This is an optimization exercise on Yosys and OpenROAD, whose aim is small area and a short achievable clock period, not a production implementation.
Function was checked by simulation only, so behaviour that the tests miss may differ from the original.

**flow/design.v**
```verilog
module iniValues_ROM ( 
    input  logic [2:0]  index,          
    output logic [63:0] data           
);
  always_comb begin
    case (index)
      3'd0: data = 64'hed101010ef101010;
      3'd1: data = 64'haabbccddeeff0011;
      3'd2: data = 64'h2233445566778899;
      3'd3: data = 64'habcdef0123456789;
      3'd4: data = 64'hfedcba9876543210;
      3'd5: data = 64'h0123456789abcdef;
      3'd6: data = 64'h1234567890abcdef;
      default: data = 64'h0f1e2d3c4b5a6978;
    endcase
  end
endmodule
module mvm_proposed #(
  parameter int N = 8,
  parameter int S = 8     
)(
  input  logic             CLOCK_50,
  input  logic             reset_n,
  input  logic [S*N-1:0]   w,
  input  logic [S*N-1:0]   u,
  output logic [N-1:0]     v
);
  localparam int PAIRS = S/2;
  function automatic logic [N-1:0] sat_addN(input logic [N-1:0] a, input logic [N-1:0] b);
    logic [N:0] sum_ext;
    sum_ext = {1'b0, a} + {1'b0, b};
    sat_addN = sum_ext[N] ? {N{1'b1}} : sum_ext[N-1:0];
  endfunction
  function automatic logic [N-1:0] mux4_sel(
    input logic [N-1:0] a, input logic [N-1:0] b, input logic s0, input logic s1
  );
    logic [N:0] sum_ext;
    sum_ext = {1'b0, a} + {1'b0, b};
    case ({s1, s0})
      2'b00: mux4_sel = '0;
      2'b01: mux4_sel = a;
      2'b10: mux4_sel = b;
      default: mux4_sel = sum_ext[N] ? {N{1'b1}} : sum_ext[N-1:0];  
    endcase
  endfunction
  logic [S*N-1:0] w_r, u_r;
  always_ff @(posedge CLOCK_50) begin
    if (!reset_n) begin
      w_r <= '0;
      u_r <= '0;
    end else begin
      w_r <= w;
      u_r <= u;
    end
  end
  logic [N*N-1:0] bit_sum;    
  logic [N-1:0] acc;            
  logic [N-1:0] acc_b, sel, shifted;
  always_comb begin
    for (int b = 0; b < N; b++) begin
      acc_b = '0;
      for (int p = 0; p < PAIRS; p++) begin
        sel   = mux4_sel(u_r[2*p*N +: N], u_r[(2*p+1)*N +: N], w_r[2*p*N + b], w_r[(2*p+1)*N + b]);
        acc_b = (p == 0) ? sel : sat_addN(acc_b, sel);
      end
      bit_sum[b*N +: N] = acc_b;
    end
    acc = '0;
    for (int b = 0; b < N; b++) begin
      shifted = bit_sum[b*N +: N] << b;
      acc = sat_addN(acc, shifted);
    end
  end
  assign v = acc;
endmodule
module Sigmoid (
    input  logic       clk,
    input  logic       reset_n,
    input  logic [8:0] input_data,
    output logic [7:0] output_data
);
  function automatic logic [7:0] sig_lut(input logic [6:0] idx);
    case (idx)
      7'd0: sig_lut = 8'd32;
      7'd1: sig_lut = 8'd33;
      7'd2: sig_lut = 8'd33;
      7'd3: sig_lut = 8'd33;
      7'd4: sig_lut = 8'd33;
      7'd5: sig_lut = 8'd33;
      7'd6: sig_lut = 8'd34;
      7'd7: sig_lut = 8'd34;
      7'd8: sig_lut = 8'd34;
      7'd9: sig_lut = 8'd34;
      7'd10: sig_lut = 8'd34;
      7'd11: sig_lut = 8'd35;
      7'd12: sig_lut = 8'd35;
      7'd13: sig_lut = 8'd35;
      7'd14: sig_lut = 8'd35;
      7'd15: sig_lut = 8'd35;
      7'd16: sig_lut = 8'd36;
      7'd17: sig_lut = 8'd36;
      7'd18: sig_lut = 8'd36;
      7'd19: sig_lut = 8'd36;
      7'd20: sig_lut = 8'd37;
      7'd21: sig_lut = 8'd37;
      7'd22: sig_lut = 8'd37;
      7'd23: sig_lut = 8'd37;
      7'd24: sig_lut = 8'd38;
      7'd25: sig_lut = 8'd38;
      7'd26: sig_lut = 8'd38;
      7'd27: sig_lut = 8'd38;
      7'd28: sig_lut = 8'd39;
      7'd29: sig_lut = 8'd39;
      7'd30: sig_lut = 8'd39;
      7'd31: sig_lut = 8'd40;
      7'd32: sig_lut = 8'd40;
      7'd33: sig_lut = 8'd40;
      7'd34: sig_lut = 8'd41;
      7'd35: sig_lut = 8'd41;
      7'd36: sig_lut = 8'd41;
      7'd37: sig_lut = 8'd42;
      7'd38: sig_lut = 8'd42;
      7'd39: sig_lut = 8'd43;
      7'd40: sig_lut = 8'd43;
      7'd41: sig_lut = 8'd45;
      7'd42: sig_lut = 8'd45;
      7'd43: sig_lut = 8'd46;
      7'd44: sig_lut = 8'd46;
      7'd45: sig_lut = 8'd47;
      7'd46: sig_lut = 8'd47;
      7'd47: sig_lut = 8'd48;
      7'd48: sig_lut = 8'd49;
      7'd49: sig_lut = 8'd50;
      7'd50: sig_lut = 8'd51;
      7'd51: sig_lut = 8'd52;
      7'd52: sig_lut = 8'd53;
      7'd53: sig_lut = 8'd54;
      7'd54: sig_lut = 8'd55;
      7'd55: sig_lut = 8'd56;
      7'd56: sig_lut = 8'd57;
      7'd57: sig_lut = 8'd58;
      7'd58: sig_lut = 8'd59;
      7'd59: sig_lut = 8'd60;
      7'd60: sig_lut = 8'd61;
      7'd61: sig_lut = 8'd62;
      7'd62: sig_lut = 8'd63;
      7'd63: sig_lut = 8'd64;
      7'd64: sig_lut = 8'd64;
      7'd65: sig_lut = 8'd65;
      7'd66: sig_lut = 8'd66;
      7'd67: sig_lut = 8'd67;
      7'd68: sig_lut = 8'd68;
      7'd69: sig_lut = 8'd69;
      7'd70: sig_lut = 8'd70;
      7'd71: sig_lut = 8'd71;
      7'd72: sig_lut = 8'd72;
      7'd73: sig_lut = 8'd73;
      7'd74: sig_lut = 8'd74;
      7'd75: sig_lut = 8'd75;
      7'd76: sig_lut = 8'd76;
      7'd77: sig_lut = 8'd77;
      7'd78: sig_lut = 8'd78;
      7'd79: sig_lut = 8'd79;
      7'd80: sig_lut = 8'd80;
      7'd81: sig_lut = 8'd81;
      7'd82: sig_lut = 8'd81;
      7'd83: sig_lut = 8'd82;
      7'd84: sig_lut = 8'd82;
      7'd85: sig_lut = 8'd83;
      7'd86: sig_lut = 8'd83;
      7'd87: sig_lut = 8'd84;
      7'd88: sig_lut = 8'd84;
      7'd89: sig_lut = 8'd85;
      7'd90: sig_lut = 8'd85;
      7'd91: sig_lut = 8'd86;
      7'd92: sig_lut = 8'd86;
      7'd93: sig_lut = 8'd86;
      7'd94: sig_lut = 8'd87;
      7'd95: sig_lut = 8'd87;
      7'd96: sig_lut = 8'd87;
      7'd97: sig_lut = 8'd88;
      7'd98: sig_lut = 8'd88;
      7'd99: sig_lut = 8'd88;
      7'd100: sig_lut = 8'd89;
      7'd101: sig_lut = 8'd89;
      7'd102: sig_lut = 8'd89;
      7'd103: sig_lut = 8'd89;
      7'd104: sig_lut = 8'd90;
      7'd105: sig_lut = 8'd90;
      7'd106: sig_lut = 8'd90;
      7'd107: sig_lut = 8'd90;
      7'd108: sig_lut = 8'd91;
      7'd109: sig_lut = 8'd91;
      7'd110: sig_lut = 8'd91;
      7'd111: sig_lut = 8'd91;
      7'd112: sig_lut = 8'd93;
      7'd113: sig_lut = 8'd93;
      7'd114: sig_lut = 8'd93;
      7'd115: sig_lut = 8'd93;
      7'd116: sig_lut = 8'd93;
      7'd117: sig_lut = 8'd94;
      7'd118: sig_lut = 8'd94;
      7'd119: sig_lut = 8'd94;
      7'd120: sig_lut = 8'd94;
      7'd121: sig_lut = 8'd94;
      7'd122: sig_lut = 8'd95;
      7'd123: sig_lut = 8'd95;
      7'd124: sig_lut = 8'd95;
      7'd125: sig_lut = 8'd95;
      7'd126: sig_lut = 8'd95;
      7'd127: sig_lut = 8'd96;
      default: sig_lut = 8'd0;
    endcase
  endfunction
  logic [8:0] lut_idx;
  assign lut_idx = input_data - 9'd192;
  always_ff @(posedge clk or negedge reset_n) begin
    if (!reset_n) begin
      output_data <= 8'b00000000;        
    end else begin
      if (input_data < 9'd192)
        output_data <= 8'b00100000;      
      else if (input_data > 9'd319)
        output_data <= 8'b01100000;      
      else
        output_data <= sig_lut(lut_idx[6:0]);  
    end
  end
endmodule
module SigAddSub(
    input  logic       clk,
    input  logic       reset_n,
    input  logic [7:0] input_data1,
    input  logic [7:0] input_data2,
    output logic [7:0] output_sum
);
  logic [8:0] intermediate_sum;  
  always_ff @(posedge clk or negedge reset_n) begin
    if (!reset_n) begin
      intermediate_sum <= 8'b00000000;           
    end else begin
      if (input_data2 > 7'b0111111) begin        
        intermediate_sum <= input_data1 + input_data2;    
      end else begin
        if (input_data1 > input_data2)
          intermediate_sum <= input_data1 - input_data2;  
        else
          intermediate_sum <= input_data2 - input_data1;
      end
    end
  end
  Sigmoid sigmoid_inst (
    .clk        (clk),
    .reset_n    (reset_n),
    .input_data (intermediate_sum),
    .output_data(output_sum)
  );
endmodule
module Tanh_ROM (
    input  logic       clk,      
    input  logic [7:0] x,        
    output logic [7:0] out       
    );
    function automatic logic [7:0] tanh_lut(input logic [7:0] a);
      case (a)
      8'd0: tanh_lut = 8'd159;
      8'd1: tanh_lut = 8'd159;
      8'd2: tanh_lut = 8'd160;
      8'd3: tanh_lut = 8'd160;
      8'd4: tanh_lut = 8'd161;
      8'd5: tanh_lut = 8'd161;
      8'd6: tanh_lut = 8'd162;
      8'd7: tanh_lut = 8'd162;
      8'd8: tanh_lut = 8'd163;
      8'd9: tanh_lut = 8'd163;
      8'd10: tanh_lut = 8'd163;
      8'd11: tanh_lut = 8'd164;
      8'd12: tanh_lut = 8'd164;
      8'd13: tanh_lut = 8'd165;
      8'd14: tanh_lut = 8'd165;
      8'd15: tanh_lut = 8'd166;
      8'd16: tanh_lut = 8'd166;
      8'd17: tanh_lut = 8'd167;
      8'd18: tanh_lut = 8'd167;
      8'd19: tanh_lut = 8'd168;
      8'd20: tanh_lut = 8'd168;
      8'd21: tanh_lut = 8'd169;
      8'd22: tanh_lut = 8'd170;
      8'd23: tanh_lut = 8'd170;
      8'd24: tanh_lut = 8'd171;
      8'd25: tanh_lut = 8'd171;
      8'd26: tanh_lut = 8'd172;
      8'd27: tanh_lut = 8'd172;
      8'd28: tanh_lut = 8'd173;
      8'd29: tanh_lut = 8'd173;
      8'd30: tanh_lut = 8'd174;
      8'd31: tanh_lut = 8'd175;
      8'd32: tanh_lut = 8'd175;
      8'd33: tanh_lut = 8'd176;
      8'd34: tanh_lut = 8'd176;
      8'd35: tanh_lut = 8'd177;
      8'd36: tanh_lut = 8'd178;
      8'd37: tanh_lut = 8'd178;
      8'd38: tanh_lut = 8'd179;
      8'd39: tanh_lut = 8'd180;
      8'd40: tanh_lut = 8'd180;
      8'd41: tanh_lut = 8'd181;
      8'd42: tanh_lut = 8'd181;
      8'd43: tanh_lut = 8'd182;
      8'd44: tanh_lut = 8'd183;
      8'd45: tanh_lut = 8'd183;
      8'd46: tanh_lut = 8'd184;
      8'd47: tanh_lut = 8'd185;
      8'd48: tanh_lut = 8'd186;
      8'd49: tanh_lut = 8'd186;
      8'd50: tanh_lut = 8'd187;
      8'd51: tanh_lut = 8'd188;
      8'd52: tanh_lut = 8'd188;
      8'd53: tanh_lut = 8'd189;
      8'd54: tanh_lut = 8'd190;
      8'd55: tanh_lut = 8'd191;
      8'd56: tanh_lut = 8'd191;
      8'd57: tanh_lut = 8'd192;
      8'd58: tanh_lut = 8'd193;
      8'd59: tanh_lut = 8'd193;
      8'd60: tanh_lut = 8'd194;
      8'd61: tanh_lut = 8'd195;
      8'd62: tanh_lut = 8'd196;
      8'd63: tanh_lut = 8'd197;
      8'd64: tanh_lut = 8'd197;
      8'd65: tanh_lut = 8'd198;
      8'd66: tanh_lut = 8'd199;
      8'd67: tanh_lut = 8'd200;
      8'd68: tanh_lut = 8'd201;
      8'd69: tanh_lut = 8'd201;
      8'd70: tanh_lut = 8'd202;
      8'd71: tanh_lut = 8'd203;
      8'd72: tanh_lut = 8'd204;
      8'd73: tanh_lut = 8'd205;
      8'd74: tanh_lut = 8'd205;
      8'd75: tanh_lut = 8'd206;
      8'd76: tanh_lut = 8'd207;
      8'd77: tanh_lut = 8'd208;
      8'd78: tanh_lut = 8'd209;
      8'd79: tanh_lut = 8'd210;
      8'd80: tanh_lut = 8'd211;
      8'd81: tanh_lut = 8'd212;
      8'd82: tanh_lut = 8'd212;
      8'd83: tanh_lut = 8'd213;
      8'd84: tanh_lut = 8'd214;
      8'd85: tanh_lut = 8'd215;
      8'd86: tanh_lut = 8'd216;
      8'd87: tanh_lut = 8'd217;
      8'd88: tanh_lut = 8'd218;
      8'd89: tanh_lut = 8'd219;
      8'd90: tanh_lut = 8'd220;
      8'd91: tanh_lut = 8'd220;
      8'd92: tanh_lut = 8'd221;
      8'd93: tanh_lut = 8'd222;
      8'd94: tanh_lut = 8'd223;
      8'd95: tanh_lut = 8'd224;
      8'd96: tanh_lut = 8'd225;
      8'd97: tanh_lut = 8'd226;
      8'd98: tanh_lut = 8'd227;
      8'd99: tanh_lut = 8'd228;
      8'd100: tanh_lut = 8'd229;
      8'd101: tanh_lut = 8'd230;
      8'd102: tanh_lut = 8'd231;
      8'd103: tanh_lut = 8'd232;
      8'd104: tanh_lut = 8'd233;
      8'd105: tanh_lut = 8'd234;
      8'd106: tanh_lut = 8'd235;
      8'd107: tanh_lut = 8'd236;
      8'd108: tanh_lut = 8'd237;
      8'd109: tanh_lut = 8'd238;
      8'd110: tanh_lut = 8'd239;
      8'd111: tanh_lut = 8'd240;
      8'd112: tanh_lut = 8'd241;
      8'd113: tanh_lut = 8'd242;
      8'd114: tanh_lut = 8'd243;
      8'd115: tanh_lut = 8'd244;
      8'd116: tanh_lut = 8'd245;
      8'd117: tanh_lut = 8'd246;
      8'd118: tanh_lut = 8'd247;
      8'd119: tanh_lut = 8'd248;
      8'd120: tanh_lut = 8'd249;
      8'd121: tanh_lut = 8'd250;
      8'd122: tanh_lut = 8'd251;
      8'd123: tanh_lut = 8'd252;
      8'd124: tanh_lut = 8'd253;
      8'd125: tanh_lut = 8'd254;
      8'd126: tanh_lut = 8'd255;
      8'd127: tanh_lut = 8'd0;
      8'd128: tanh_lut = 8'd0;
      8'd129: tanh_lut = 8'd0;
      8'd130: tanh_lut = 8'd1;
      8'd131: tanh_lut = 8'd2;
      8'd132: tanh_lut = 8'd3;
      8'd133: tanh_lut = 8'd4;
      8'd134: tanh_lut = 8'd5;
      8'd135: tanh_lut = 8'd6;
      8'd136: tanh_lut = 8'd7;
      8'd137: tanh_lut = 8'd8;
      8'd138: tanh_lut = 8'd9;
      8'd139: tanh_lut = 8'd10;
      8'd140: tanh_lut = 8'd11;
      8'd141: tanh_lut = 8'd12;
      8'd142: tanh_lut = 8'd13;
      8'd143: tanh_lut = 8'd14;
      8'd144: tanh_lut = 8'd15;
      8'd145: tanh_lut = 8'd16;
      8'd146: tanh_lut = 8'd17;
      8'd147: tanh_lut = 8'd18;
      8'd148: tanh_lut = 8'd19;
      8'd149: tanh_lut = 8'd20;
      8'd150: tanh_lut = 8'd21;
      8'd151: tanh_lut = 8'd22;
      8'd152: tanh_lut = 8'd23;
      8'd153: tanh_lut = 8'd24;
      8'd154: tanh_lut = 8'd25;
      8'd155: tanh_lut = 8'd26;
      8'd156: tanh_lut = 8'd27;
      8'd157: tanh_lut = 8'd28;
      8'd158: tanh_lut = 8'd29;
      8'd159: tanh_lut = 8'd30;
      8'd160: tanh_lut = 8'd31;
      8'd161: tanh_lut = 8'd32;
      8'd162: tanh_lut = 8'd33;
      8'd163: tanh_lut = 8'd34;
      8'd164: tanh_lut = 8'd35;
      8'd165: tanh_lut = 8'd36;
      8'd166: tanh_lut = 8'd36;
      8'd167: tanh_lut = 8'd37;
      8'd168: tanh_lut = 8'd38;
      8'd169: tanh_lut = 8'd39;
      8'd170: tanh_lut = 8'd40;
      8'd171: tanh_lut = 8'd41;
      8'd172: tanh_lut = 8'd42;
      8'd173: tanh_lut = 8'd43;
      8'd174: tanh_lut = 8'd44;
      8'd175: tanh_lut = 8'd44;
      8'd176: tanh_lut = 8'd45;
      8'd177: tanh_lut = 8'd46;
      8'd178: tanh_lut = 8'd47;
      8'd179: tanh_lut = 8'd48;
      8'd180: tanh_lut = 8'd49;
      8'd181: tanh_lut = 8'd50;
      8'd182: tanh_lut = 8'd51;
      8'd183: tanh_lut = 8'd51;
      8'd184: tanh_lut = 8'd52;
      8'd185: tanh_lut = 8'd53;
      8'd186: tanh_lut = 8'd54;
      8'd187: tanh_lut = 8'd55;
      8'd188: tanh_lut = 8'd55;
      8'd189: tanh_lut = 8'd56;
      8'd190: tanh_lut = 8'd57;
      8'd191: tanh_lut = 8'd58;
      8'd192: tanh_lut = 8'd59;
      8'd193: tanh_lut = 8'd59;
      8'd194: tanh_lut = 8'd60;
      8'd195: tanh_lut = 8'd61;
      8'd196: tanh_lut = 8'd62;
      8'd197: tanh_lut = 8'd63;
      8'd198: tanh_lut = 8'd63;
      8'd199: tanh_lut = 8'd64;
      8'd200: tanh_lut = 8'd65;
      8'd201: tanh_lut = 8'd65;
      8'd202: tanh_lut = 8'd66;
      8'd203: tanh_lut = 8'd67;
      8'd204: tanh_lut = 8'd68;
      8'd205: tanh_lut = 8'd68;
      8'd206: tanh_lut = 8'd69;
      8'd207: tanh_lut = 8'd70;
      8'd208: tanh_lut = 8'd70;
      8'd209: tanh_lut = 8'd71;
      8'd210: tanh_lut = 8'd72;
      8'd211: tanh_lut = 8'd73;
      8'd212: tanh_lut = 8'd73;
      8'd213: tanh_lut = 8'd74;
      8'd214: tanh_lut = 8'd75;
      8'd215: tanh_lut = 8'd75;
      8'd216: tanh_lut = 8'd76;
      8'd217: tanh_lut = 8'd76;
      8'd218: tanh_lut = 8'd77;
      8'd219: tanh_lut = 8'd78;
      8'd220: tanh_lut = 8'd78;
      8'd221: tanh_lut = 8'd79;
      8'd222: tanh_lut = 8'd80;
      8'd223: tanh_lut = 8'd80;
      8'd224: tanh_lut = 8'd81;
      8'd225: tanh_lut = 8'd81;
      8'd226: tanh_lut = 8'd82;
      8'd227: tanh_lut = 8'd83;
      8'd228: tanh_lut = 8'd83;
      8'd229: tanh_lut = 8'd84;
      8'd230: tanh_lut = 8'd84;
      8'd231: tanh_lut = 8'd85;
      8'd232: tanh_lut = 8'd85;
      8'd233: tanh_lut = 8'd86;
      8'd234: tanh_lut = 8'd86;
      8'd235: tanh_lut = 8'd87;
      8'd236: tanh_lut = 8'd88;
      8'd237: tanh_lut = 8'd88;
      8'd238: tanh_lut = 8'd89;
      8'd239: tanh_lut = 8'd89;
      8'd240: tanh_lut = 8'd90;
      8'd241: tanh_lut = 8'd90;
      8'd242: tanh_lut = 8'd91;
      8'd243: tanh_lut = 8'd91;
      8'd244: tanh_lut = 8'd92;
      8'd245: tanh_lut = 8'd92;
      8'd246: tanh_lut = 8'd93;
      8'd247: tanh_lut = 8'd93;
      8'd248: tanh_lut = 8'd93;
      8'd249: tanh_lut = 8'd94;
      8'd250: tanh_lut = 8'd94;
      8'd251: tanh_lut = 8'd95;
      8'd252: tanh_lut = 8'd95;
      8'd253: tanh_lut = 8'd96;
      8'd254: tanh_lut = 8'd96;
      8'd255: tanh_lut = 8'd97;
        default: tanh_lut = 8'd0;
      endcase
    endfunction
    logic [7:0] y;               
    always_ff @(posedge clk) begin
        if ($signed(x) >= 0)
            y <= x + 8'd128;
        else
            y <= x - 8'd128;
    end
    assign out = tanh_lut(y);
endmodule
module cellState (
  input  logic       clk,
  input  logic       reset_n,
  input  logic [7:0] ft,
  input  logic [7:0] ct1,
  input  logic [7:0] it,
  input  logic [7:0] candt,
  input  logic [7:0] ot,
  output logic [7:0] ht,
  output logic [7:0] ct
);
  function automatic logic [7:0] sat8(input logic signed [17:0] v);
    if (v > 18'sd127)       sat8 = 8'h7f;
    else if (v < -18'sd128) sat8 = 8'h80;
    else                    sat8 = v[7:0];
  endfunction
  logic [7:0] ct1_d1, ct1_d2, ct1_d3;
  always_ff @(posedge clk or negedge reset_n) begin
    if (!reset_n) begin
      ct1_d1 <= '0;
      ct1_d2 <= '0;
      ct1_d3 <= '0;
    end else begin
      ct1_d1 <= ct1;
      ct1_d2 <= ct1_d1;
      ct1_d3 <= ct1_d2;
    end
  end
  logic signed [17:0] fc, ig, csum;
  logic [7:0]         ct_next;
  assign fc      = $signed({10'b0, ft}) * $signed({{10{ct1_d3[7]}}, ct1_d3});
  assign ig      = $signed({10'b0, it}) * $signed({10'b0, candt});
  assign csum    = (fc + ig) >>> 7;
  assign ct_next = sat8(csum);
  logic [7:0] tanh_ct;
  Tanh_ROM u_tanh (.clk(clk), .x(ct_next), .out(tanh_ct));
  logic [7:0] ct_r, ot_d;
  always_ff @(posedge clk or negedge reset_n) begin
    if (!reset_n) begin
      ct_r <= '0;
      ot_d <= '0;
    end else begin
      ct_r <= ct_next;
      ot_d <= ot;
    end
  end
  logic signed [17:0] oh;
  assign oh = ($signed({10'b0, ot_d}) * $signed({{10{tanh_ct[7]}}, tanh_ct})) >>> 7;
  always_ff @(posedge clk or negedge reset_n) begin
    if (!reset_n) begin
      ht <= '0;
      ct <= '0;
    end else begin
      ht <= sat8(oh);
      ct <= ct_r;
    end
  end
endmodule
module LSTMCell (
  input  logic        CLOCK_50,
  input  logic        reset_n,
  input  logic [63:0] xt,     
  input  logic [7:0]  ct1,    
  input  logic [63:0] ht1,    
  output logic [7:0]  ht,     
  output logic [7:0]  ct      
);
  localparam int N = 8, S = 8;  
  logic [S*N-1:0] Ui, Uf, Uo, Ug;   
  logic [S*N-1:0] Wi, Wf, Wo, Wg;   
  iniValues_ROM rom_Ui (.index(3'd0), .data(Ui));
  iniValues_ROM rom_Uf (.index(3'd1), .data(Uf));
  iniValues_ROM rom_Uo (.index(3'd2), .data(Uo));
  iniValues_ROM rom_Ug (.index(3'd3), .data(Ug));
  iniValues_ROM rom_Wi (.index(3'd4), .data(Wi));
  iniValues_ROM rom_Wf (.index(3'd5), .data(Wf));
  iniValues_ROM rom_Wo (.index(3'd6), .data(Wo));
  iniValues_ROM rom_Wg (.index(3'd7), .data(Wg));
  logic [N-1:0] Wixt, Wfxt, Woxt, Wgxt; 
  logic [N-1:0] Uiht, Ufht, Uoht, Ught;
  mvm_proposed #(.N(N), .S(S)) u_mvm_Ui (.CLOCK_50(CLOCK_50), .reset_n(reset_n), .w(Ui), .u(xt ), .v(Wixt));  
  mvm_proposed #(.N(N), .S(S)) u_mvm_Uf (.CLOCK_50(CLOCK_50), .reset_n(reset_n), .w(Uf), .u(xt ), .v(Wfxt));  
  mvm_proposed #(.N(N), .S(S)) u_mvm_Uo (.CLOCK_50(CLOCK_50), .reset_n(reset_n), .w(Uo), .u(xt ), .v(Woxt));  
  mvm_proposed #(.N(N), .S(S)) u_mvm_Ug (.CLOCK_50(CLOCK_50), .reset_n(reset_n), .w(Ug), .u(xt ), .v(Wgxt));  
  mvm_proposed #(.N(N), .S(S)) u_mvm_Wi (.CLOCK_50(CLOCK_50), .reset_n(reset_n), .w(Wi), .u(ht1), .v(Uiht));  
  mvm_proposed #(.N(N), .S(S)) u_mvm_Wf (.CLOCK_50(CLOCK_50), .reset_n(reset_n), .w(Wf), .u(ht1), .v(Ufht));  
  mvm_proposed #(.N(N), .S(S)) u_mvm_Wo (.CLOCK_50(CLOCK_50), .reset_n(reset_n), .w(Wo), .u(ht1), .v(Uoht));  
  mvm_proposed #(.N(N), .S(S)) u_mvm_Wg (.CLOCK_50(CLOCK_50), .reset_n(reset_n), .w(Wg), .u(ht1), .v(Ught));  
  logic [N-1:0] ft, it, candt, ot;
  SigAddSub add_act_i (.clk(CLOCK_50), .reset_n(reset_n),
                       .input_data1(Uiht), .input_data2(Wixt), .output_sum(it));
  SigAddSub add_act_f (.clk(CLOCK_50), .reset_n(reset_n),
                       .input_data1(Ufht), .input_data2(Wfxt), .output_sum(ft));
  SigAddSub add_act_o (.clk(CLOCK_50), .reset_n(reset_n),
                       .input_data1(Uoht), .input_data2(Woxt), .output_sum(ot));
  SigAddSub add_act_g (.clk(CLOCK_50), .reset_n(reset_n),
                       .input_data1(Ught), .input_data2(Wgxt), .output_sum(candt));
  cellState u_state (
    .clk    (CLOCK_50),
    .reset_n(reset_n),
    .ft     (ft),
    .ct1    (ct1),
    .it     (it),
    .candt  (candt),
    .ot     (ot),
    .ht     (ht),
    .ct     (ct)
  );
endmodule
```
**flow/run.sh**
```bash
#!/bin/bash
# synth_recipe.tcl (not shown) runs the flow's synth.tcl, then flattens the netlist and writes it again
# the make line also repeats each setting of config.mk as NAME=value (left out here)
make -C /OpenROAD-flow-scripts/flow DESIGN_CONFIG=/design/flow/config.mk WORK_HOME=/design/flow/orfs CLKGATE_MAP_FILE= SYNTH_SCRIPT=/design/flow/synth_recipe.tcl finish
```
**flow/config.mk**
```make
export PLATFORM = sky130hd
export DESIGN_NAME = LSTMCell
export DESIGN_NICKNAME = LSTMCell
export VERILOG_FILES = /design/flow/design.v
export SDC_FILE = /design/flow/constraint.sdc
export NUM_CORES = 4
export LEC_CHECK = 0
export CAP_MARGIN = 20
export CORE_MARGIN = 2
export CORE_UTILIZATION = 40
export SLEW_MARGIN = 20
```
**flow/constraint.sdc**
```tcl
create_clock -name core_clock -period 17.0 [get_ports {CLOCK_50}]
set_input_delay 3.4000 -clock core_clock [delete_from_list [all_inputs] [get_ports {CLOCK_50}]]
set_output_delay 3.4000 -clock core_clock [all_outputs]
set_load 0.01 [all_outputs]
```
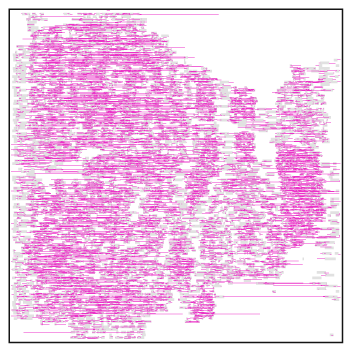
*Met1 routing*
Scale: 1 px per um. Cells faint in the background.
main direction: horizontal
wire length on this layer: 54.2 mm
nets with wire on the layer: 6272
longest straight run: 106 um
share of all routed wire: 46%
GRT met1 Usage: 27.5%
total wire length: 118 mm
via count: 36.6k

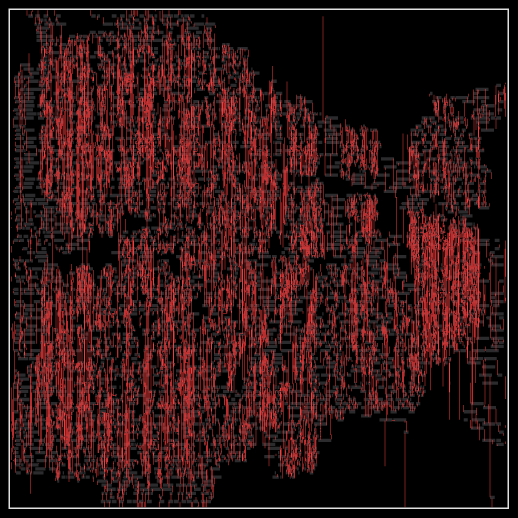
*The metal 2 layer*
Scale: 1.5 px per um. Cells faint in the background.
nets with wire on the layer: 5431
wire length on this layer: 54.6 mm
routing usage on met2: 36.0%

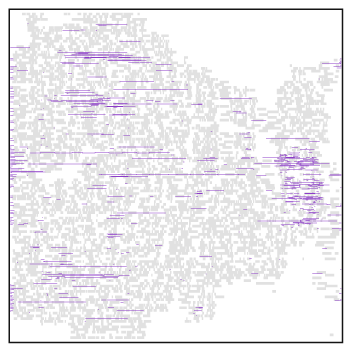
*Metal 3*
Scale: 1 px per um. Cells faint in the background.
main direction: horizontal
longest straight run: 79.1 um
share of all routed wire: 4.3%
wire length on this layer: 5020 um
met3 Use GR: 2.39%

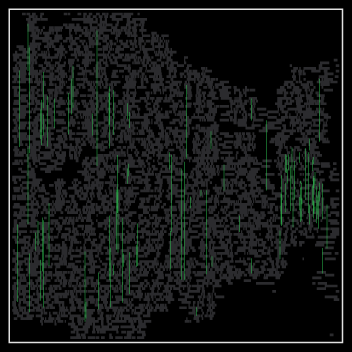
*M4 wires*
Scale: 1 px per um. Cells faint in the background.
wire length on this layer: 3770 um
longest straight run: 135 um
share of all routed wire: 3.2%

==> run summary <==
outcome no timing/DRC/antenna violations; async set or reset register ratio after synthesis 46.5%; final-layout clock-cell area share 2.19%; die span in x 332 um; WS Path Type reg2reg; register area 5720 sq um; CTS tree built; Inst Count DP 6851; initial antenna violation count 2; CP bufs+invs 6; Synth Area per Inst 8.05 sq um; Slew headroom 34.5%; FMAX 0.0629 GHz; area post-placement 46400 sq um; Clock transition at path regs 60 ps; Crit-path slowest cell or4_4; FF+latch count 256; Design Area, Final 48300 sq um; number of unique standard cell types used by synthesis 102; commonest non-fill, non-tap cell in the layout ha_1; Largest regs u_mvm_Ug.u_r x64, u_mvm_Wf.u_r x64; M1 WL 54.2 mm; pre-CTS WS -305 ps; vias in the first global route 36.1k; routed wl met2 54.6 mm; Hold Vio Cnt, Final 0; DR top layer met4; top cell type's share of synthesized area 23.6%; Non-Filler Instances 6943; Setup WS post-layout 1110 ps; r2r setup slk 1110 ps; multiplexer share of the synthesized area 1.48%; WHS 346 ps; multi-input gates 4369; Synth Area in Adders 32.8%; Multi-input gate area 35100 sq um; clkbuf count 40; Synth Warn # 6; Max Cap Viol 0; Hold Path Class reg2reg; #FFs+latches synth 256; DRT iter0 DRCs 2303; Critical Path Fanout Max 8; Worst-Skew Late Latency 620 ps; Tot GR Track Use 20.9%; Startpoint Class register; DR pass1 iterations 6; tap cells 1403; clock period minus worst slack 15890 ps; Cell Area, Synth 43000 sq um; share of post-route cells with drive strength above 1 6.46%; Max Clock Skew 16.2 ps; Net Count, Synth 6482; DR DRC count 0; post-DP HPWL 98.6 mm; Syn-to-layout area delta 12.3%; Seq/Total Area, Yosys 13.3%; crit path capture type register; Compound-Gate Fraction of Synth Area 20.3%; Crit path arrival time 16420 ps; setup TNS 0 ps; gate count of the mapped netlist 5339; number of synthesized flops with an enable pin 0; sequential cell area share 11.9%; Core Util, Final 45.2%; largest net degree at the start of global routing 144; area leader, netlist ha_1; die span in y 332 um; multi-input combinational area share 72.7%; DRT antenna net count 0; post-route clock period utilization 93.5%; Synth Flop Type dfxtp_1; first-pass GRT wire length 189 mm; Worst EP required 17530 ps; drt wl/cell 16.9 um
timing repair:
item	4_1_cts	5_1_grt
gates cloned	0	1
setup endpoints to repair	7	31
resized for setup	6	116
pin swaps	0	37
hold buffers	0	0
buffers inserted	1	32
worst paths after layout:
| check | end | from | cells after the start |
|---|---|---|---|
| min in group asynchronous | u_state.ct[1]$_DFF_PN0_ | reset_n | 1 |
| hold reg to reg | u_state.ct[5]$_DFF_PN0_ | u_state.ct_r[5]$_DFF_PN0_ | 0 |
| setup reg to reg | add_act_f.intermediate_sum[8]$_DFF_PN0_ | u_mvm_Wf.u_r[0]$_SDFF_PN0_ | 87 |
| setup / recovery | add_act_f.intermediate_sum[8]$_DFF_PN0_ | u_mvm_Wf.u_r[0]$_SDFF_PN0_ | 87 |
| hold / removal | u_state.ct[5]$_DFF_PN0_ | u_state.ct_r[5]$_DFF_PN0_ | 0 |
| max in group asynchronous | add_act_o.intermediate_sum[2]$_DFF_PN0_ | reset_n | 2 |

-- static timing again, ports no longer ideal --
The results above use ideal ports. As a check the final layout listed here was re-extracted and re-timed, cells and wires unchanged. Step 1 assumes that a clkbuf_16 drives the clock port and a buf_2 every other input. Step 2 also shifts input and output timing later by t, the mid clock arrival at the registers, as if the neighbouring blocks saw the same clock. Slacks: ideal ports / drivers / drivers and shift; pairs: ideal ports / drivers.
t, ns: 0.682
setup WS [ns]: 1.106 / 1.106 / 1.106
slew at the worst register clock pin (ns): 0.06 / 0.06
After both steps this run still meets setup and hold. The setup slack of this run moves by 0.000 ns with the drivers and by 0.000 ns with both steps.
